This is an optimization exercise on Yosys and OpenROAD, whose aim is small area, a short achievable clock period and few clock cycles, not a production implementation. Where RTL was checked, it was by simulation tests only, not by an equivalence proof against the original. Some runs may be left out. An edit can pass the tests and still lose a function that they never use. No functional check of the RTL was part of run 2.

===== flow/design.v =====
`timescale 1ns/1ps
module muldiv_unit(
    input  logic clk,
    input  logic rst_n,
    input                muldiv_start, 
    input [2:0]          muldiv_op, 
    input [32-1:0]    muldiv_a, 
    input [32-1:0]    muldiv_b, 
    input [1-1:0] muldiv_hart_id, 
    input [4:0]          muldiv_rd,
    output                muldiv_busy, 
    output                muldiv_done, 
    output [32-1:0]    muldiv_result, 
    output [1-1:0] muldiv_done_hart_id, 
    output [4:0]          muldiv_done_rd
);
    localparam int NUM_PP = 17;
    localparam [32-1:0] ALL_ONES = {32{1'b1}};
    localparam [32-1:0] SIGN_MIN = {1'b1, {(32-1){1'b0}}};
    typedef enum logic [2:0] {
        S_IDLE      = 3'd0,
        S_MUL_TREE  = 3'd1,
        S_MUL_FINAL = 3'd2,
        S_DIV_RUN   = 3'd3
    } state_t;
    state_t state;
    logic [32-1:0] result_reg;
    logic [1-1:0] done_hart_id_reg;
    logic [5-1:0] done_rd_reg;
    logic done_reg;
    logic [32-1:0] mul_a_mag_reg;
    logic [32-1:0] mul_b_mag_reg;
    logic mul_sel_high;
    logic mul_signfix;
    logic mul_neg_reg;
    logic [63:0] mul_sum;
    logic [63:0] mul_carry;
    logic div_sel_rem;
    logic div_sign_q;
    logic div_sign_r;
    logic [32-1:0] div_quot;
    logic [63:0] div_rem_u;
    logic [63:0] div_divisor_u;
    logic [5:0] div_shift;
    logic [63:0] pp_comb [0:NUM_PP-1];
    logic [63:0] tree_sum_comb;
    logic [63:0] tree_carry_comb;
    logic [63:0] mul_product_add;
    logic [63:0] div_rem_next_u;
    logic [32-1:0] div_quot_next_u;
    logic [5:0] div_shift_next_u;
    logic div_done_next;
    logic [32-1:0] div_quot_final_next;
    logic [32-1:0] div_rem_final_next;
    wire op_is_mul = (muldiv_op == 3'd0) ||
                     (muldiv_op == 3'd1) ||
                     (muldiv_op == 3'd2) ||
                     (muldiv_op == 3'd3);
    wire op_is_div = (muldiv_op == 3'd4) ||
                     (muldiv_op == 3'd5) ||
                     (muldiv_op == 3'd6) ||
                     (muldiv_op == 3'd7);
    wire mul_a_zero = (muldiv_a == {32{1'b0}});
    wire mul_b_zero = (muldiv_b == {32{1'b0}});
    wire mul_a_one = (muldiv_a == 32'd1);
    wire mul_b_one = (muldiv_b == 32'd1);
    wire mul_a_neg_one = (muldiv_a == ALL_ONES);
    wire mul_b_neg_one = (muldiv_b == ALL_ONES);
    wire [32-1:0] mul_neg_a = ~muldiv_a + 32'd1;
    wire [32-1:0] mul_neg_b = ~muldiv_b + 32'd1;
    logic mul_fast_valid;
    logic [32-1:0] mul_fast_result;
    always_comb begin
        mul_fast_valid = 1'b0;
        mul_fast_result = {32{1'b0}};
        case (muldiv_op)
            3'd0: begin
                if (mul_a_zero || mul_b_zero) begin
                    mul_fast_valid = 1'b1;
                    mul_fast_result = {32{1'b0}};
                end else if (mul_a_one) begin
                    mul_fast_valid = 1'b1;
                    mul_fast_result = muldiv_b;
                end else if (mul_b_one) begin
                    mul_fast_valid = 1'b1;
                    mul_fast_result = muldiv_a;
                end else if (mul_a_neg_one) begin
                    mul_fast_valid = 1'b1;
                    mul_fast_result = mul_neg_b;
                end else if (mul_b_neg_one) begin
                    mul_fast_valid = 1'b1;
                    mul_fast_result = mul_neg_a;
                end
            end
            3'd1: begin
                if (mul_a_zero || mul_b_zero) begin
                    mul_fast_valid = 1'b1;
                    mul_fast_result = {32{1'b0}};
                end else if (mul_a_one) begin
                    mul_fast_valid = 1'b1;
                    mul_fast_result = muldiv_b[32-1] ? ALL_ONES : {32{1'b0}};
                end else if (mul_b_one) begin
                    mul_fast_valid = 1'b1;
                    mul_fast_result = muldiv_a[32-1] ? ALL_ONES : {32{1'b0}};
                end else if (mul_a_neg_one) begin
                    mul_fast_valid = 1'b1;
                    mul_fast_result = muldiv_b[32-1] ? {32{1'b0}} : ALL_ONES;
                end else if (mul_b_neg_one) begin
                    mul_fast_valid = 1'b1;
                    mul_fast_result = muldiv_a[32-1] ? {32{1'b0}} : ALL_ONES;
                end
            end
            3'd2: begin
                if (mul_a_zero || mul_b_zero) begin
                    mul_fast_valid = 1'b1;
                    mul_fast_result = {32{1'b0}};
                end else if (mul_a_one || mul_b_one) begin
                    mul_fast_valid = 1'b1;
                    mul_fast_result = {32{1'b0}};
                end else if (mul_a_neg_one) begin
                    mul_fast_valid = 1'b1;
                    mul_fast_result = (muldiv_b == {32{1'b0}}) ? {32{1'b0}} :
                                      (muldiv_b - 32'd1);
                end else if (mul_b_neg_one) begin
                    mul_fast_valid = 1'b1;
                    mul_fast_result = (muldiv_a == {32{1'b0}}) ? {32{1'b0}} :
                                      (muldiv_a - 32'd1);
                end
            end
            3'd3: begin
                if (mul_a_zero || mul_b_zero) begin
                    mul_fast_valid = 1'b1;
                    mul_fast_result = {32{1'b0}};
                end else if (mul_b_one) begin
                    mul_fast_valid = 1'b1;
                    mul_fast_result = muldiv_a[32-1] ? ALL_ONES : {32{1'b0}};
                end else if (mul_a_one) begin
                    mul_fast_valid = 1'b1;
                    mul_fast_result = {32{1'b0}};
                end else if (mul_a_neg_one) begin
                    mul_fast_valid = 1'b1;
                    mul_fast_result = (muldiv_b == {32{1'b0}}) ? {32{1'b0}} : ALL_ONES;
                end else if (mul_b_neg_one) begin
                    mul_fast_valid = 1'b1;
                    if (muldiv_a[32-1]) begin
                        mul_fast_result = muldiv_a;
                    end else if (muldiv_a == {32{1'b0}}) begin
                        mul_fast_result = {32{1'b0}};
                    end else begin
                        mul_fast_result = muldiv_a - 32'd1;
                    end
                end
            end
            default: begin
                mul_fast_valid = 1'b0;
                mul_fast_result = {32{1'b0}};
            end
        endcase
    end
    wire start_div_signed = (muldiv_op == 3'd4) ||
                            (muldiv_op == 3'd6);
    wire start_div_sel_rem = (muldiv_op == 3'd6) ||
                             (muldiv_op == 3'd7);
    wire start_div_zero = (muldiv_b == {32{1'b0}});
    wire start_div_overflow = start_div_signed &&
                              (muldiv_a == SIGN_MIN) &&
                              (muldiv_b == ALL_ONES);
    wire [32-1:0] start_dividend_abs =
        start_div_signed && muldiv_a[32-1] ? (~muldiv_a + 32'd1) : muldiv_a;
    wire [32-1:0] start_divisor_abs =
        start_div_signed && muldiv_b[32-1] ? (~muldiv_b + 32'd1) : muldiv_b;
    function automatic [5:0] msb_idx32;
        input [32-1:0] value;
        reg [32-1:0] x;
        reg [4:0] r;
        begin
            x = value;
            r = 5'd0;
            if (x[31:16] != 16'd0) begin r[4] = 1'b1; x = x >> 16; end
            if (x[15:8] != 8'd0) begin r[3] = 1'b1; x = x >> 8; end
            if (x[7:4] != 4'd0) begin r[2] = 1'b1; x = x >> 4; end
            if (x[3:2] != 2'd0) begin r[1] = 1'b1; x = x >> 2; end
            if (x[1]) r[0] = 1'b1;
            msb_idx32 = {1'b0, r};
        end
    endfunction
    function automatic [5:0] ctz32;
        input [32-1:0] value;
        begin
            ctz32 = msb_idx32(value);
        end
    endfunction
    function automatic [5:0] lzc32;
        input [32-1:0] value;
        begin
            lzc32 = (value == {32{1'b0}}) ? 6'd32 : (6'd31 - msb_idx32(value));
        end
    endfunction
    wire div_is_pow2 = (start_divisor_abs != {32{1'b0}}) &&
                       ((start_divisor_abs & (start_divisor_abs - 32'd1)) == {32{1'b0}});
    wire [5:0] div_pow2_k = ctz32(start_divisor_abs);
    wire [32-1:0] div_pow2_mask = (32'h1 << div_pow2_k) - 32'h1;
    wire [32-1:0] div_pow2_quot = start_dividend_abs >> div_pow2_k;
    wire [32-1:0] div_pow2_rem = start_dividend_abs & div_pow2_mask;
    wire div_pow2_sign_q = start_div_signed && (muldiv_a[32-1] ^ muldiv_b[32-1]);
    wire div_pow2_sign_r = start_div_signed && muldiv_a[32-1];
    wire [32-1:0] div_pow2_quot_signed =
        div_pow2_sign_q ? (~div_pow2_quot + 32'd1) : div_pow2_quot;
    wire [32-1:0] div_pow2_rem_signed =
        div_pow2_sign_r ? (~div_pow2_rem + 32'd1) : div_pow2_rem;
    wire [5:0] lzc_a = lzc32(start_dividend_abs);
    wire [5:0] lzc_b = lzc32(start_divisor_abs);
    wire [5:0] msb_a = (start_dividend_abs == {32{1'b0}}) ? 6'd0 : (6'd31 - lzc_a);
    wire [5:0] msb_b = (start_divisor_abs == {32{1'b0}}) ? 6'd0 : (6'd31 - lzc_b);
    wire div_a_lt_b = (start_dividend_abs < start_divisor_abs);
    wire [5:0] div_shift_init = msb_a - msb_b;
    function automatic signed [34:0] booth_partial;
        input [2:0] code;
        input signed [32:0] x;
        reg signed [34:0] x1;
        reg signed [34:0] x2;
        begin
            x1 = {{2{x[32]}}, x};
            x2 = {{1{x[32]}}, x, 1'b0};
            case (code)
                3'b000, 3'b111: booth_partial = 35'sd0;
                3'b001, 3'b010: booth_partial = x1;
                3'b011: booth_partial = x2;
                3'b100: booth_partial = -x2;
                3'b101, 3'b110: booth_partial = -x1;
                default: booth_partial = 35'sd0;
            endcase
        end
    endfunction
    function automatic [63:0] div_step_rem;
        input [63:0] rem_in;
        input [5:0] shift_in;
        input [63:0] divisor_in;
        reg [63:0] divisor_shifted;
        begin
            divisor_shifted = divisor_in << shift_in;
            div_step_rem = rem_in;
            if (rem_in >= divisor_shifted) begin
                div_step_rem = rem_in - divisor_shifted;
            end
        end
    endfunction
    function automatic [32-1:0] div_step_quot;
        input [63:0] rem_in;
        input [32-1:0] quot_in;
        input [5:0] shift_in;
        input [63:0] divisor_in;
        begin
            div_step_quot = quot_in;
            if (rem_in >= (divisor_in << shift_in)) begin
                div_step_quot = quot_in | (32'h1 << shift_in);
            end
        end
    endfunction
    always_comb begin
        int idx;
        logic [32:0] a_ext;
        logic [32:0] b_ext;
        logic [34:0] b_booth;
        logic [2:0] booth_bits;
        logic signed [34:0] pp_raw;
        logic signed [63:0] pp_ext;
        a_ext = {1'b0, mul_a_mag_reg};
        b_ext = {1'b0, mul_b_mag_reg};
        b_booth = {b_ext[32], b_ext, 1'b0};
        for (idx = 0; idx < NUM_PP; idx = idx + 1) begin
            booth_bits = b_booth[2*idx+2 -: 3];
            pp_raw = booth_partial(booth_bits, a_ext);
            pp_ext = {{(64-35){pp_raw[34]}}, pp_raw};
            pp_comb[idx] = pp_ext <<< (2*idx);
        end
    end
    always_comb begin
        logic [63:0] l0 [0:11];
        logic [63:0] l1 [0:7];
        logic [63:0] l2 [0:5];
        logic [63:0] l3 [0:3];
        logic [63:0] l4 [0:2];
        l0[0] = pp_comb[0] ^ pp_comb[1] ^ pp_comb[2];
        l0[1] = ((pp_comb[0] & pp_comb[1]) | (pp_comb[0] & pp_comb[2]) | (pp_comb[1] & pp_comb[2])) << 1;
        l0[2] = pp_comb[3] ^ pp_comb[4] ^ pp_comb[5];
        l0[3] = ((pp_comb[3] & pp_comb[4]) | (pp_comb[3] & pp_comb[5]) | (pp_comb[4] & pp_comb[5])) << 1;
        l0[4] = pp_comb[6] ^ pp_comb[7] ^ pp_comb[8];
        l0[5] = ((pp_comb[6] & pp_comb[7]) | (pp_comb[6] & pp_comb[8]) | (pp_comb[7] & pp_comb[8])) << 1;
        l0[6] = pp_comb[9] ^ pp_comb[10] ^ pp_comb[11];
        l0[7] = ((pp_comb[9] & pp_comb[10]) | (pp_comb[9] & pp_comb[11]) | (pp_comb[10] & pp_comb[11])) << 1;
        l0[8] = pp_comb[12] ^ pp_comb[13] ^ pp_comb[14];
        l0[9] = ((pp_comb[12] & pp_comb[13]) | (pp_comb[12] & pp_comb[14]) | (pp_comb[13] & pp_comb[14])) << 1;
        l0[10] = pp_comb[15];
        l0[11] = pp_comb[16];
        l1[0] = l0[0] ^ l0[1] ^ l0[2];
        l1[1] = ((l0[0] & l0[1]) | (l0[0] & l0[2]) | (l0[1] & l0[2])) << 1;
        l1[2] = l0[3] ^ l0[4] ^ l0[5];
        l1[3] = ((l0[3] & l0[4]) | (l0[3] & l0[5]) | (l0[4] & l0[5])) << 1;
        l1[4] = l0[6] ^ l0[7] ^ l0[8];
        l1[5] = ((l0[6] & l0[7]) | (l0[6] & l0[8]) | (l0[7] & l0[8])) << 1;
        l1[6] = l0[9] ^ l0[10] ^ l0[11];
        l1[7] = ((l0[9] & l0[10]) | (l0[9] & l0[11]) | (l0[10] & l0[11])) << 1;
        l2[0] = l1[0] ^ l1[1] ^ l1[2];
        l2[1] = ((l1[0] & l1[1]) | (l1[0] & l1[2]) | (l1[1] & l1[2])) << 1;
        l2[2] = l1[3] ^ l1[4] ^ l1[5];
        l2[3] = ((l1[3] & l1[4]) | (l1[3] & l1[5]) | (l1[4] & l1[5])) << 1;
        l2[4] = l1[6];
        l2[5] = l1[7];
        l3[0] = l2[0] ^ l2[1] ^ l2[2];
        l3[1] = ((l2[0] & l2[1]) | (l2[0] & l2[2]) | (l2[1] & l2[2])) << 1;
        l3[2] = l2[3] ^ l2[4] ^ l2[5];
        l3[3] = ((l2[3] & l2[4]) | (l2[3] & l2[5]) | (l2[4] & l2[5])) << 1;
        l4[0] = l3[0] ^ l3[1] ^ l3[2];
        l4[1] = ((l3[0] & l3[1]) | (l3[0] & l3[2]) | (l3[1] & l3[2])) << 1;
        l4[2] = l3[3];
        tree_sum_comb = l4[0] ^ l4[1] ^ l4[2];
        tree_carry_comb = ((l4[0] & l4[1]) | (l4[0] & l4[2]) | (l4[1] & l4[2])) << 1;
    end
    assign mul_product_add = mul_sum + mul_carry;
    always_comb begin
        logic [63:0] rem1;
        logic [32-1:0] quot1;
        logic [63:0] rem2;
        logic [32-1:0] quot2;
        div_rem_next_u = div_rem_u;
        div_quot_next_u = div_quot;
        div_shift_next_u = div_shift;
        div_done_next = 1'b0;
        rem2 = 64'd0;
        quot2 = {32{1'b0}};
        rem1 = div_step_rem(div_rem_u, div_shift, div_divisor_u);
        quot1 = div_step_quot(div_rem_u, div_quot, div_shift, div_divisor_u);
        if (div_shift == 6'd0) begin
            div_rem_next_u = rem1;
            div_quot_next_u = quot1;
            div_done_next = 1'b1;
        end else begin
            rem2 = div_step_rem(rem1, div_shift - 6'd1, div_divisor_u);
            quot2 = div_step_quot(rem1, quot1, div_shift - 6'd1, div_divisor_u);
            div_rem_next_u = rem2;
            div_quot_next_u = quot2;
            if (div_shift == 6'd1) begin
                div_done_next = 1'b1;
            end else begin
                div_shift_next_u = div_shift - 6'd2;
            end
        end
        div_quot_final_next = div_sign_q ? (~div_quot_next_u + 32'd1) : div_quot_next_u;
        div_rem_final_next = div_sign_r ?
                             (~div_rem_next_u[32-1:0] + 32'd1) :
                             div_rem_next_u[32-1:0];
    end
    always_ff @(posedge clk or negedge rst_n) begin
        if (!rst_n) begin
            state <= S_IDLE;
            result_reg <= {32{1'b0}};
            done_hart_id_reg <= {1{1'b0}};
            done_rd_reg <= {5{1'b0}};
            done_reg <= 1'b0;
            mul_a_mag_reg <= {32{1'b0}};
            mul_b_mag_reg <= {32{1'b0}};
            mul_sel_high <= 1'b0;
            mul_signfix <= 1'b0;
            mul_neg_reg <= 1'b0;
            mul_sum <= 64'b0;
            mul_carry <= 64'b0;
            div_sel_rem <= 1'b0;
            div_sign_q <= 1'b0;
            div_sign_r <= 1'b0;
            div_quot <= {32{1'b0}};
            div_rem_u <= 64'd0;
            div_divisor_u <= 64'd0;
            div_shift <= 6'd0;
        end else begin
            done_reg <= 1'b0;
            case (state)
                S_IDLE: begin
                    if (muldiv_start) begin
                        done_hart_id_reg <= muldiv_hart_id;
                        done_rd_reg <= muldiv_rd;
                        if (op_is_mul) begin
                            case (muldiv_op)
                                3'd0: begin
                                    mul_sel_high <= 1'b0;
                                    mul_signfix <= 1'b0;
                                    mul_neg_reg <= 1'b0;
                                    mul_a_mag_reg <= muldiv_a;
                                    mul_b_mag_reg <= muldiv_b;
                                end
                                3'd1: begin
                                    mul_sel_high <= 1'b1;
                                    mul_signfix <= 1'b1;
                                    mul_neg_reg <= muldiv_a[32-1] ^ muldiv_b[32-1];
                                    mul_a_mag_reg <= muldiv_a[32-1] ?
                                                     (~muldiv_a + 32'd1) : muldiv_a;
                                    mul_b_mag_reg <= muldiv_b[32-1] ?
                                                     (~muldiv_b + 32'd1) : muldiv_b;
                                end
                                3'd2: begin
                                    mul_sel_high <= 1'b1;
                                    mul_signfix <= 1'b0;
                                    mul_neg_reg <= 1'b0;
                                    mul_a_mag_reg <= muldiv_a;
                                    mul_b_mag_reg <= muldiv_b;
                                end
                                3'd3: begin
                                    mul_sel_high <= 1'b1;
                                    mul_signfix <= 1'b1;
                                    mul_neg_reg <= muldiv_a[32-1];
                                    mul_a_mag_reg <= muldiv_a[32-1] ?
                                                     (~muldiv_a + 32'd1) : muldiv_a;
                                    mul_b_mag_reg <= muldiv_b;
                                end
                                default: begin
                                    mul_sel_high <= 1'b0;
                                    mul_signfix <= 1'b0;
                                    mul_neg_reg <= 1'b0;
                                    mul_a_mag_reg <= muldiv_a;
                                    mul_b_mag_reg <= muldiv_b;
                                end
                            endcase
                            if (mul_fast_valid) begin
                                result_reg <= mul_fast_result;
                                done_reg <= 1'b1;
                                state <= S_IDLE;
                            end else begin
                                state <= S_MUL_TREE;
                            end
                        end else if (op_is_div) begin
                            if (start_div_zero) begin
                                result_reg <= start_div_sel_rem ? muldiv_a : ALL_ONES;
                                done_reg <= 1'b1;
                                state <= S_IDLE;
                            end else if (start_div_overflow) begin
                                result_reg <= start_div_sel_rem ? {32{1'b0}} : SIGN_MIN;
                                done_reg <= 1'b1;
                                state <= S_IDLE;
                            end else if (div_is_pow2) begin
                                result_reg <= start_div_sel_rem ?
                                              div_pow2_rem_signed :
                                              div_pow2_quot_signed;
                                done_reg <= 1'b1;
                                state <= S_IDLE;
                            end else begin
                                div_sel_rem <= start_div_sel_rem;
                                div_sign_q <= start_div_signed &&
                                              (muldiv_a[32-1] ^ muldiv_b[32-1]);
                                div_sign_r <= start_div_signed && muldiv_a[32-1];
                                if (div_a_lt_b) begin
                                    result_reg <= start_div_sel_rem ?
                                                  (start_div_signed && muldiv_a[32-1] ?
                                                   (~start_dividend_abs + 32'd1) :
                                                   start_dividend_abs) :
                                                  {32{1'b0}};
                                    done_reg <= 1'b1;
                                    state <= S_IDLE;
                                end else begin
                                    div_divisor_u <= {32'd0, start_divisor_abs};
                                    div_rem_u <= {32'd0, start_dividend_abs};
                                    div_quot <= {32{1'b0}};
                                    div_shift <= div_shift_init;
                                    state <= S_DIV_RUN;
                                end
                            end
                        end
                    end
                end
                S_MUL_TREE: begin
                    mul_sum <= tree_sum_comb;
                    mul_carry <= tree_carry_comb;
                    state <= S_MUL_FINAL;
                end
                S_MUL_FINAL: begin
                    logic [63:0] product_unsigned;
                    logic [63:0] product_final;
                    product_unsigned = mul_product_add;
                    if (mul_signfix && mul_neg_reg) begin
                        product_final = ~product_unsigned + 64'd1;
                    end else begin
                        product_final = product_unsigned;
                    end
                    result_reg <= mul_sel_high ? product_final[63:32] :
                                                product_final[31:0];
                    done_reg <= 1'b1;
                    state <= S_IDLE;
                end
                S_DIV_RUN: begin
                    div_rem_u <= div_rem_next_u;
                    div_quot <= div_quot_next_u;
                    div_shift <= div_shift_next_u;
                    if (div_done_next) begin
                        result_reg <= div_sel_rem ? div_rem_final_next :
                                                    div_quot_final_next;
                        done_reg <= 1'b1;
                        state <= S_IDLE;
                    end
                end
                default: begin
                    state <= S_IDLE;
                end
            endcase
        end
    end
    assign muldiv_busy         = (state != S_IDLE);
    assign muldiv_done         = done_reg;
    assign muldiv_result       = result_reg;
    assign muldiv_done_hart_id = done_hart_id_reg;
    assign muldiv_done_rd      = done_rd_reg;
endmodule

===== flow/run.sh =====
#!/bin/bash
# synth_recipe.tcl (not shown) runs the flow's synth.tcl, then flattens the netlist and writes it again
# the make line also repeats each setting of config.mk as NAME=value (left out here)
make -C /OpenROAD-flow-scripts/flow DESIGN_CONFIG=/design/flow/config.mk WORK_HOME=/design/flow/orfs CLKGATE_MAP_FILE= SYNTH_SCRIPT=/design/flow/synth_recipe.tcl finish

===== flow/config.mk =====
export PLATFORM = sky130hd
export DESIGN_NAME = muldiv_unit
export DESIGN_NICKNAME = muldiv_unit
export VERILOG_FILES = /design/flow/design.v
export SDC_FILE = /design/flow/constraint.sdc
export NUM_CORES = 4
export LEC_CHECK = 0
export CAP_MARGIN = 20
export CORE_MARGIN = 2
export CORE_UTILIZATION = 25
export PLACE_DENSITY = 0.5
export SLEW_MARGIN = 20

===== flow/constraint.sdc =====
create_clock -name core_clock -period 11.0 [get_ports {clk}]
set_input_delay 2.2000 -clock core_clock [delete_from_list [all_inputs] [get_ports {clk}]]
set_output_delay 2.2000 -clock core_clock [all_outputs]
set_load 0.01 [all_outputs]

run_1/clock_nets.png
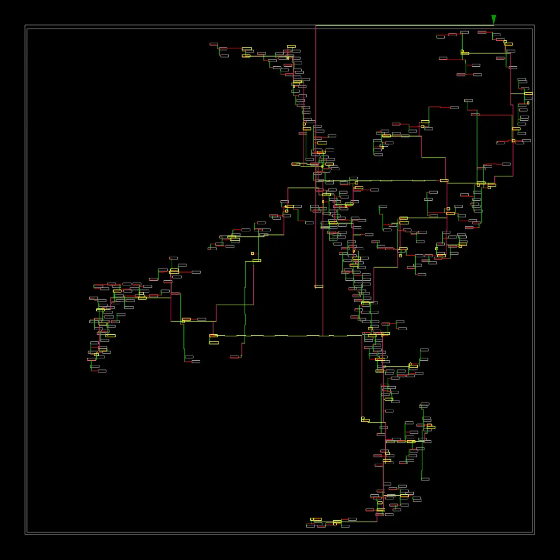
total CTS buffers: 53
Layout Skew: 0.0765 ns

run_1/critical_path.png
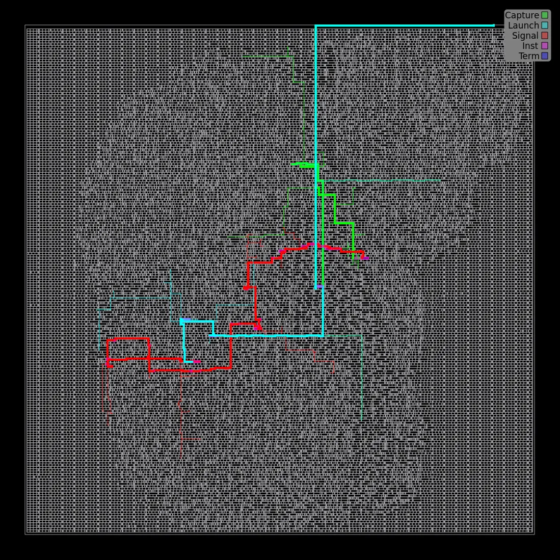
final worst slack: 0.298 ns
Util after Layout: 28.9%
Period minus WS final: 10.70 ns
setup TNS: 0 ns

==> flow_summary.yaml, run 1 <==
status:
  outcome: "timing/DRC/antenna clean"
synth:
  synthCells: 12300
  yosysWarnings: 7
  ys.flop_type: "dfrtp_1"
  synth_area_um2: 85600
  yosysTopAreaCell: "fa_1"
  synthArstFlopShare_pct: 100
  synth-edff-count: 0
  ys_seq_elements: 365
  synth_top_area_share_pct: 13.3
  synth_nets: 13200
  seq_area_frac_synth_pct: 10.7
  synth_area_leaders: "fa_1 13%, dfrtp_1 11%, nand2_1 8.1%"
global_route:
  met1_usage_pct: 42.1
  met2_usage_pct: 44.4
  grt_overflow_total: 0
  grt_usage_pct: 31.9
  grt_max_degree: 117
  gr-max-usage-layer: "met2"
  grt_pass1_vias: 93500
  grt_pass1_wl_um: 787000
  antenna_found_initial: 81
finish:
  area_delta_synth_final_pct: 14.7
  final_common_cell: "nand2_1"
  layout_common_cells: "1851 x nand2_1, 1083 x nor2_1, 1052 x a21oi_1"
  nFillCells: 37300
  multi_input_area_um2: 70200
  design_area_um2: 98200
  regArea_um2: 9250
  reg.largest.list: "div_rem_u x64, mul_sum x64, mul_carry x56"
  drive_above_1_share_pct: 11.4
floorplanning:
  rows: 214
  fp.coreArea_um2: 340000
  die_h_um: 589
  io_pins: 116
  dieArea_um2: 347000
  start_util_pct: 25.2
  die_x_um: 589
sta:
  hold_viol_final: 0
  finalSetupViolations: 0
  worst_pin_slew_ns: 1.31
  min_period_over_period_pct: 97.3
  fmax_ghz: 0.0934
  relSlewSlack_pct: 12.2
  slew_violations: 0
drt:
  wl_met3_um: 74900
  vias: 102000
  top_layer: "met5"
  post_drt_via_cell_ratio: 6.08
  avgRoutedWirePerCell_um: 34.3
  ant_nets: 0
  dr.first_iter.drc_count: 17100
  wl_met2_um: 226000
  wl_um: 578000
  drc: 0
place:
  portBuffers: 115
  placed_area_um2: 95900
  place_congestion: 1.12
  place_hpwl_um: 443000
clock_tree:
  clockRootBuffer: "clkbuf_16"
  cts.htree.levels: 2
  hold_buffers: 0
  cts.sinks: 365
  clk_latency_ns: 0.75
  clkSlewWorstSetupHoldPaths_ns: 0.07
  cts_setup_buffers: 0
  clock_tree.buffer_depth: 3
  cts_repair_resize_count: 0
  cts_tree: "yes"
hold_path:
  hp-class: "flip-flop to flip-flop"
flow_run:
  max_cap_viol_count: 0
worst_setup_path:
  crit_family: "simple AND/OR/NAND/NOR gates"
  end_kind: "flip-flop"
  critical_path_arrival_ns: 11.32
  crit_top_cell: "or3_1"
  critical_path_buf_inv_count: 7
  path_max_fanout: 11
  crit_type: "flip-flop to flip-flop"
  crit_slowest_cell: "or4b_4"
Testbench counts for the RTL of run 1, summed over its fixed seeds: cycles 34,618.
run_1/pinout.png
Scale bar: 200 um. Pins as bars across the die edge, other pins in gray.
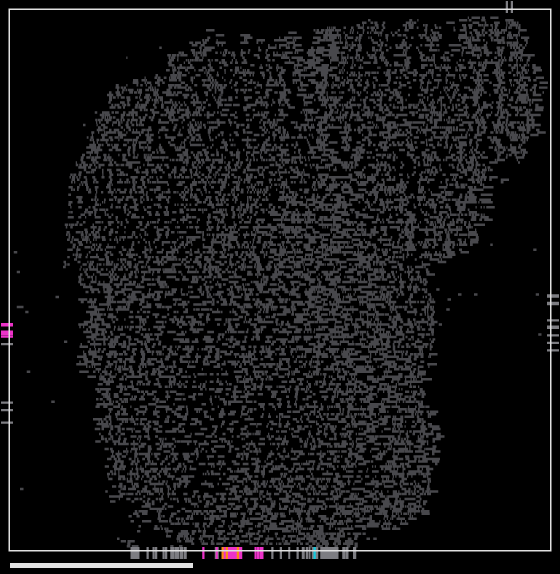
- muldiv_a: magenta (pins 32; direction input; edge 26 bottom, 6 left)
- muldiv_op: orange (pins 3; direction input; edge bottom)
- muldiv_done_hart_id: cyan (pins 1; direction output; edge bottom)

## run 1: per-stage QoR
step | util [%] | TNS [ns] | setup slack (ns) | hold WS, ns | std cells
detailed placement | 28.2 | -0.0163 | -0.0163 | 0.468 | 16700
CTS | 28.7 | 0 | 0.0865 | 0.482 | 16800
global route | 28.8 | -0.352 | -0.0595 | 0.494 | 16800
finish | 28.9 | 0 | 0.298 | 0.479 | 16800
global placement | 28.2 | -0.0147 | -0.0147 | 0.465 | 16700
floorplan | - | 0 | 0.0595 | 0.450 | 12300
## run 1: area by class of cell
class / count / area share, %
Timing Repair Buffer: 1033 / 8.45
Sequential cell: 365 / 9.42
Clock buffer: 66 / 1.46
Antenna cell: 54 / 0.138
Tap cell: 4536 / 5.78
Inverter: 736 / 2.82
Clock inverter: 29 / 0.410
Multi-Input combinational cell: 10000 / 71.5
## run 1: worst paths after layout
check	to	depth (start not counted)	slack, ns	start
worst max register to register	mul_sum[58]	30	0.30	mul_a_mag_reg[1]
worst max-delay path	mul_sum[58]	30	0.30	mul_a_mag_reg[1]
max in group asynchronous	done_hart_id_reg	3	7.45	rst_n
min in group asynchronous	div_rem_u[42]	1	1.40	rst_n
worst min-delay path	mul_sum[37]	2	0.48	mul_sum[37]
worst min register to register	mul_sum[37]	2	0.48	mul_sum[37]
## run 1: synthesized netlist by cell type, drive strengths merged, types with 83 or more instances
library cell  count
nand2          1854
nor2           1094
a21oi          1061
o21ai          1029
clkbuf          944
inv             717
fa              570
xnor2           480
dfrtp           365
xor2            347
ha              321
a221oi          290
nor3            204
nand3           201
buf             179
mux2i           174
a31oi           168
a21o            163
o221ai          146
o22ai           135
o211ai          114
a211oi          112
nand4           110
a22oi           107
and2            105
o22a             95
nand2b           84
nor4             83
## run 1: cells by family (layout without fill, tap and decap cells)
group | count (synthesis) | after routing | synth area share, %
simple gates | 4095 | 4096 | 21.1
compound gates | 3937 | 3937 | 29.5
buf+inv | 1859 | 1864 | 8.28
fa+ha+maj | 892 | 892 | 18.0
xor+xnor | 827 | 827 | 8.46
flops | 365 | 365 | 10.7
mux | 277 | 277 | 3.97
other cells | 0 | 54 | 0
run_1/clock_wires.png
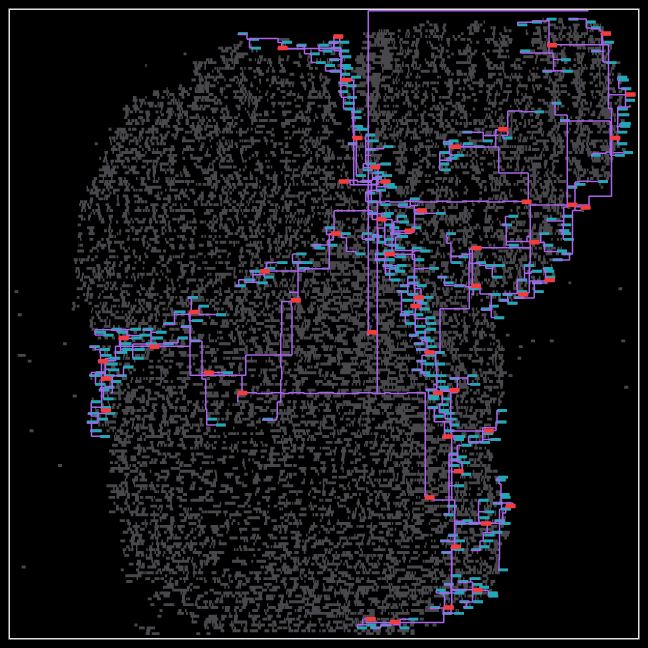

## Run 2: files that changed since run 1, shown whole
==> flow/design.v <==
`timescale 1ns/1ps
module muldiv_unit(
    input  logic clk,
    input  logic rst_n,
    input                muldiv_start, 
    input [2:0]          muldiv_op, 
    input [32-1:0]    muldiv_a, 
    input [32-1:0]    muldiv_b, 
    input [1-1:0] muldiv_hart_id, 
    input [4:0]          muldiv_rd,
    output                muldiv_busy, 
    output                muldiv_done, 
    output [32-1:0]    muldiv_result, 
    output [1-1:0] muldiv_done_hart_id, 
    output [4:0]          muldiv_done_rd
);
    localparam [2:0] S_IDLE = 3'd0,
                     S_MUL  = 3'd1,
                     S_SWAP = 3'd2,
                     S_NEGB = 3'd3,
                     S_DIV  = 3'd4,
                     S_FIX1 = 3'd5,
                     S_FIX2 = 3'd6;
    logic [2:0]  state;
    logic        done_r;
    logic [32:0] x;       
    logic [34:0] h;       
    logic [33:0] l;       
    logic        bprev;   
    logic [5:0]  n;       
    logic [2:0]  op;
    logic        sa, sb;  
    logic        fixed;   
    logic [1-1:0]  tag_hid;
    logic [5-1:0] tag_rd;
    wire op_div  = op[2];
    wire op_rem  = op[1];
    logic [2:0] bcode;
    logic       d_zero, d_two, d_neg;
    always_comb begin
        bcode = {l[1], l[0], bprev};
        d_zero = (bcode == 3'b000) || (bcode == 3'b111);
        d_two  = (bcode == 3'b011) || (bcode == 3'b100);
        d_neg  = bcode[2];
        case (state)
            S_SWAP: begin d_zero = 1'b0; d_two = 1'b0; d_neg = sa;   end
            S_MUL:  ;
            default: begin d_zero = 1'b0; d_two = 1'b0; d_neg = 1'b1; end
        endcase
    end
    wire [34:0] x35 = {{2{x[32]}}, x};
    wire [34:0] ymag = d_zero ? 35'd0 : (d_two ? {x35[33:0], 1'b0} : x35);
    wire [34:0] y    = ymag ^ {35{d_neg}};
    wire [34:0] s    = h + y + {34'd0, d_neg};
    wire q = ~s[34];
    wire xnz = |x[31:0];
    logic [31:0] sm;
    always_comb begin
        sm = x[31:0];
        sm = sm | (sm >> 1);
        sm = sm | (sm >> 2);
        sm = sm | (sm >> 4);
        sm = sm | (sm >> 8);
        sm = sm | (sm >> 16);
    end
    wire [31:0] lm = sm >> 1;
    wire [47:0] v16 = {h[32:0], l[31:17]};
    wire [39:0] v8  = {h[32:0], l[31:25]};
    wire [35:0] v4  = {h[32:0], l[31:29]};
    wire [33:0] v2  = {h[32:0], l[31]};
    wire ok16 = xnz && (n >= 6'd16) && ((v16 & ~{16'd0, lm}) == 48'd0);
    wire ok8  = xnz && (n >= 6'd8)  && ((v8  & ~{8'd0,  lm}) == 40'd0);
    wire ok4  = xnz && (n >= 6'd4)  && ((v4  & ~{4'd0,  lm}) == 36'd0);
    wire ok2  = xnz && (n >= 6'd2)  && ((v2  & ~{2'd0,  lm}) == 34'd0);
    wire negres = op_rem ? sa : ((sa ^ sb) && xnz);
    logic last_div;
    always_comb begin
        if (ok16)      last_div = (n == 6'd16);
        else if (ok8)  last_div = (n == 6'd8);
        else if (ok4)  last_div = (n == 6'd4);
        else if (ok2)  last_div = (n == 6'd2);
        else           last_div = (n == 6'd1);
    end
    wire a_sext = (muldiv_op == 3'd1) || (muldiv_op == 3'd3);
    wire b_sext = (muldiv_op == 3'd1);
    always_ff @(posedge clk or negedge rst_n) begin
        if (!rst_n) begin
            state  <= S_IDLE;
            done_r <= 1'b0;
        end else begin
            done_r <= 1'b0;
            case (state)
                S_IDLE: if (muldiv_start) state <= muldiv_op[2] ? S_SWAP : S_MUL;
                S_MUL: if (n == 6'd1) begin
                    state  <= S_IDLE;
                    done_r <= 1'b1;
                end
                S_SWAP: state <= sb ? S_NEGB : S_DIV;
                S_NEGB: state <= S_DIV;
                S_DIV: if (last_div) begin
                    if (negres) state <= S_FIX1;
                    else begin
                        state  <= S_IDLE;
                        done_r <= 1'b1;
                    end
                end
                S_FIX1: state <= S_FIX2;
                S_FIX2: begin
                    state  <= S_IDLE;
                    done_r <= 1'b1;
                end
                default: state <= S_IDLE;
            endcase
        end
    end
    always_ff @(posedge clk) begin
        case (state)
            S_IDLE: begin
                x       <= {a_sext & muldiv_a[31], muldiv_a};
                l       <= {{2{b_sext & muldiv_b[31]}}, muldiv_b};
                h       <= 35'd0;
                bprev   <= 1'b0;
                n       <= muldiv_op[2] ? 6'd33 : 6'd17;
                op      <= muldiv_op;
                sa      <= ~muldiv_op[0] & muldiv_a[31];
                sb      <= ~muldiv_op[0] & muldiv_b[31];
                fixed   <= 1'b0;
                tag_hid <= muldiv_hart_id;
                tag_rd  <= muldiv_rd;
            end
            S_MUL: begin
                h     <= {{2{s[34]}}, s[34:2]};
                l     <= {s[1:0], l[33:2]};
                bprev <= l[1];
                n     <= n - 6'd1;
            end
            S_SWAP: begin
                l <= {2'b00, s[31:0]};
                x <= {1'b0, l[31:0]};
            end
            S_NEGB: begin
                x <= {1'b0, s[31:0]};
            end
            S_DIV: begin
                if (ok16) begin
                    h <= {2'b00, h[16:0], l[31:16]};
                    l <= {l[17:0], 16'd0};
                    n <= n - 6'd16;
                end else if (ok8) begin
                    h <= {2'b00, h[24:0], l[31:24]};
                    l <= {l[25:0], 8'd0};
                    n <= n - 6'd8;
                end else if (ok4) begin
                    h <= {2'b00, h[28:0], l[31:28]};
                    l <= {l[29:0], 4'd0};
                    n <= n - 6'd4;
                end else if (ok2) begin
                    h <= {2'b00, h[30:0], l[31:30]};
                    l <= {l[31:0], 2'd0};
                    n <= n - 6'd2;
                end else begin
                    h <= {2'b00, (q ? s[31:0] : h[31:0]), l[31]};
                    l <= {l[32:0], q};
                    n <= n - 6'd1;
                end
            end
            S_FIX1: begin
                x <= {1'b0, (op_rem ? h[32:1] : l[31:0])};
                h <= 35'd0;
            end
            S_FIX2: begin
                l     <= {2'b00, s[31:0]};
                fixed <= 1'b1;
            end
            default: ;
        endcase
    end
    assign muldiv_busy         = (state != S_IDLE);
    assign muldiv_done         = done_r;
    assign muldiv_result       = (op_div && op_rem && !fixed) ? h[32:1] :
                                 (!op_div && (op != 3'd0)) ? {h[29:0], l[33:32]} :
                                 l[31:0];
    assign muldiv_done_hart_id = tag_hid;
    assign muldiv_done_rd      = tag_rd;
endmodule
run_2/clock_wires.png
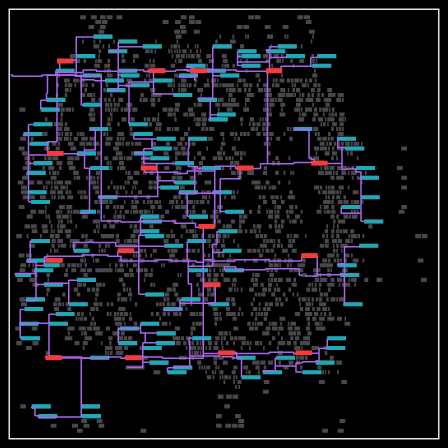
- flip-flops: cyan (count 124)
- clock wires: purple (length 2780 um)
- clock-net drivers: red (count 17)
- routed clock nets: 18

run_2/critical_path.png
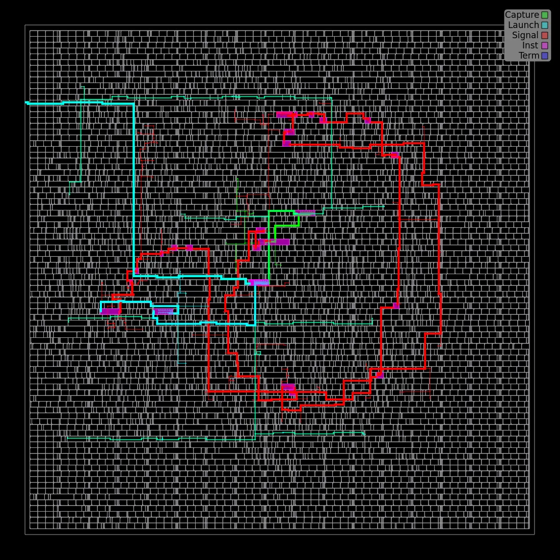
Util after Layout: 29.7%
Period minus WS final: 6.43 ns
Finished Layout Cells: 2512

run_2/util_map.png
24 x 24 tiles, from black (low) to pale yellow (high), 0 to 100% covered.
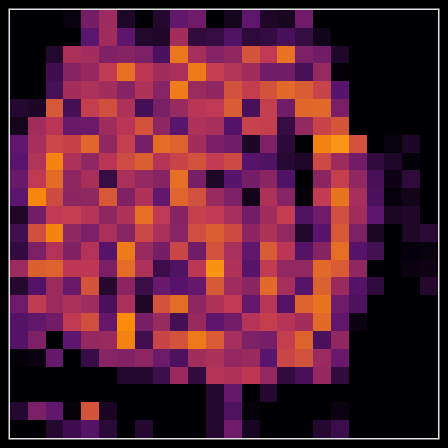
- nearly empty tiles: 27%
- fullest tile: 77%
- mean over tiles: 27%
- tiles over 75% full: 0.30%
- emptiest ninth of the die: lower right

run_2/pinout.png
Scale bar: 50 um. Pins as bars across the die edge, other pins in gray.
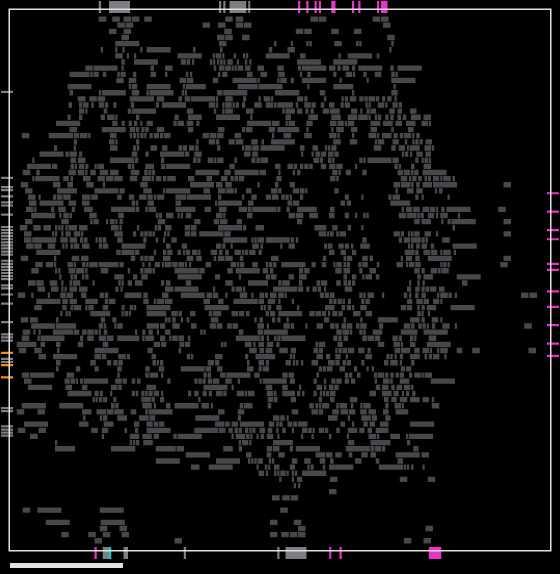
- muldiv_op: orange (pins 3; direction input; edge left)
- muldiv_a: magenta (pins 32; direction input; edge 12 top, 11 right, 9 bottom)
- muldiv_done_hart_id: cyan (pins 1; direction output; edge bottom)
- all pins by edge: 44 left, 34 top, 27 bottom, 11 right

==> flow_summary.yaml, run 2 <==
sta:
  slew_violations: 0
  worst_pin_slew_ns: 1.22
  min_period_over_period_pct: 58.5
drt:
  drc: 0
  avgRoutedWirePerCell_um: 29.8
  dr.first_iter.drc_count: 2570
  post_drt_via_cell_ratio: 6.29
place:
  place_hpwl_um: 53700
  portBuffers: 115
  placed_area_um2: 15700
  place_ws_ns: 4.72
worst_setup_path:
  r2r.worst_path.cells: 21
  crit_type: "flip-flop to flip-flop"
  path_max_fanout: 34
synth:
  synth-edff-count: 120
  ys.flop_type: "edfxtp_1"
  synth_nets: 1895
  synthCells: 1771
  synth_area_um2: 13800
  yosysWarnings: 1
  synth_top_area_share_pct: 26.0
  synth_most_common_cell: "nand2_1"
hold_path:
  whs_path_depth: 2
global_route:
  antenna_found_initial: 4
  grt_usage_pct: 25.8
  grt_pass1_wl_um: 107000
floorplanning:
  start_util_pct: 25.2
  die_x_um: 239
  dieArea_um2: 57300
  die_h_um: 239
clock_tree:
  clk_latency_ns: 0.50
  cts_repair_resize_count: 0
  cts_tree: "yes"
  cts.htree.levels: 4
  clockRootBuffer: "clkbuf_16"
  cts_setup_buffers: 0
  clock_tree.buffer_depth: 2
finish:
  layout_common_cells: "207 x nand2_1, 187 x nor2_1, 144 x a21oi_1"
  design_area_um2: 16300
  reg.largest.list: "h x34, l x34, x x33"
status:
  outcome: "timing/DRC/antenna clean"
run 2: path summary, 6_finish.rpt:
kind                            end     start  slack [ns]
max reg2reg                   h[14]  state[2]        4.57
max in group asynchronous  state[0]     rst_n        8.85
min in group asynchronous  state[1]     rst_n        1.93
min reg2reg                state[1]        sb        0.72
min                        state[1]        sb        0.72
max                           h[14]  state[2]        4.57
run 2: cell families after synthesis:
kind of cell | Yosys count | synth area share (%)
muxes | 102 | 7.58
AOI/OAI and AO/OA | 616 | 30.8
buffers and inverters | 216 | 6.24
and+or+nand+nor | 595 | 19.7
DFF | 124 | 26.8
xor gates and xnor gates | 70 | 4.54
adders and majority gates | 48 | 4.39
run 2: final cells by class:
cell class,count,area (um^2)
antenna,2,5.00
clock buffer,20,447
clock inverter,12,146
fill,5936,38600
inverter,47,176
multi-input combinational,1431,9370
sequential,124,3700
tap,704,881
timing repair buffer,172,1580
run 2: worst max-delay path, stage by stage (launching register included):
cell and delay (ns):
dfrtp_1 0.72, inv_1 0.19, nand2_1 0.40, nor2_1 0.13, nand2_2 0.08, buf_4 0.49
mux2i_1 0.26, nor2_1 0.07, xnor2_1 0.21, inv_1 0.08, fa_1 0.41, nor2b_1 0.16
o31a_1 0.23, o31ai_1 0.12, o31a_1 0.34, o21a_1 0.23, o31a_1 0.45, o21ai_4 0.19
buf_4 0.43, mux2_2 0.39, a211o_1 0.29, a22o_1 0.19
run 2: stage by stage:
| step | hold WS [ns] | cells |
|---|---|---|
| 5_1_grt | 0.739 | 2511 |
| 2_1_floorplan | 0.593 | 1771 |
| 4_1_cts | 0.711 | 2510 |
| 6_report | 0.718 | 2512 |
| 3_5_place_dp | 0.704 | 2478 |
| 3_3_place_gp | 0.710 | 2478 |
run 2: layer usage:
layer	global-route usage (%)	up-vias	part of all wire [%]
li1	-	6727	-
met1	34.1	7619	41
met2	37.9	1175	42
met3	8.38	264	12
met4	12.1	6	5.1
met5	0	-	0.040

re-timing with driven ports:
Ports are ideal in the flow. The routed layouts listed here were re-timed in OpenROAD. Step 1 (the two cells are an assumption about what drives the block):
set clk [get_ports {clk}]
set_driving_cell -lib_cell sky130_fd_sc_hd__clkbuf_16 $clk
set_driving_cell -lib_cell sky130_fd_sc_hd__buf_2 [delete_from_list [all_inputs] $clk]
Step 2 times the ports against the registers' clock, not the clock port: input delays grow and output delays shrink by t, the midpoint of the rising clock arrivals with the driver on. a / b / c = no drivers / after step 1 / after step 2; a / b = the first two.
| run | shift t [ns] | slack for setup (ns) | worst hold slack (ns) |
|---|---|---|---|
| run 1 | 0.807 | 0.298 / 0.298 / -0.193 | 0.479 / 0.479 / 0.479 |
| run 2 | 0.553 | 4.566 / 4.566 / 4.566 | 0.718 / 0.718 / 0.718 |
With both steps, setup timing fails in run 1, where it was met with ideal ports. The setup slack of run 1, which loses most, moves by 0.000 ns with the drivers and by -0.491 ns with both steps.
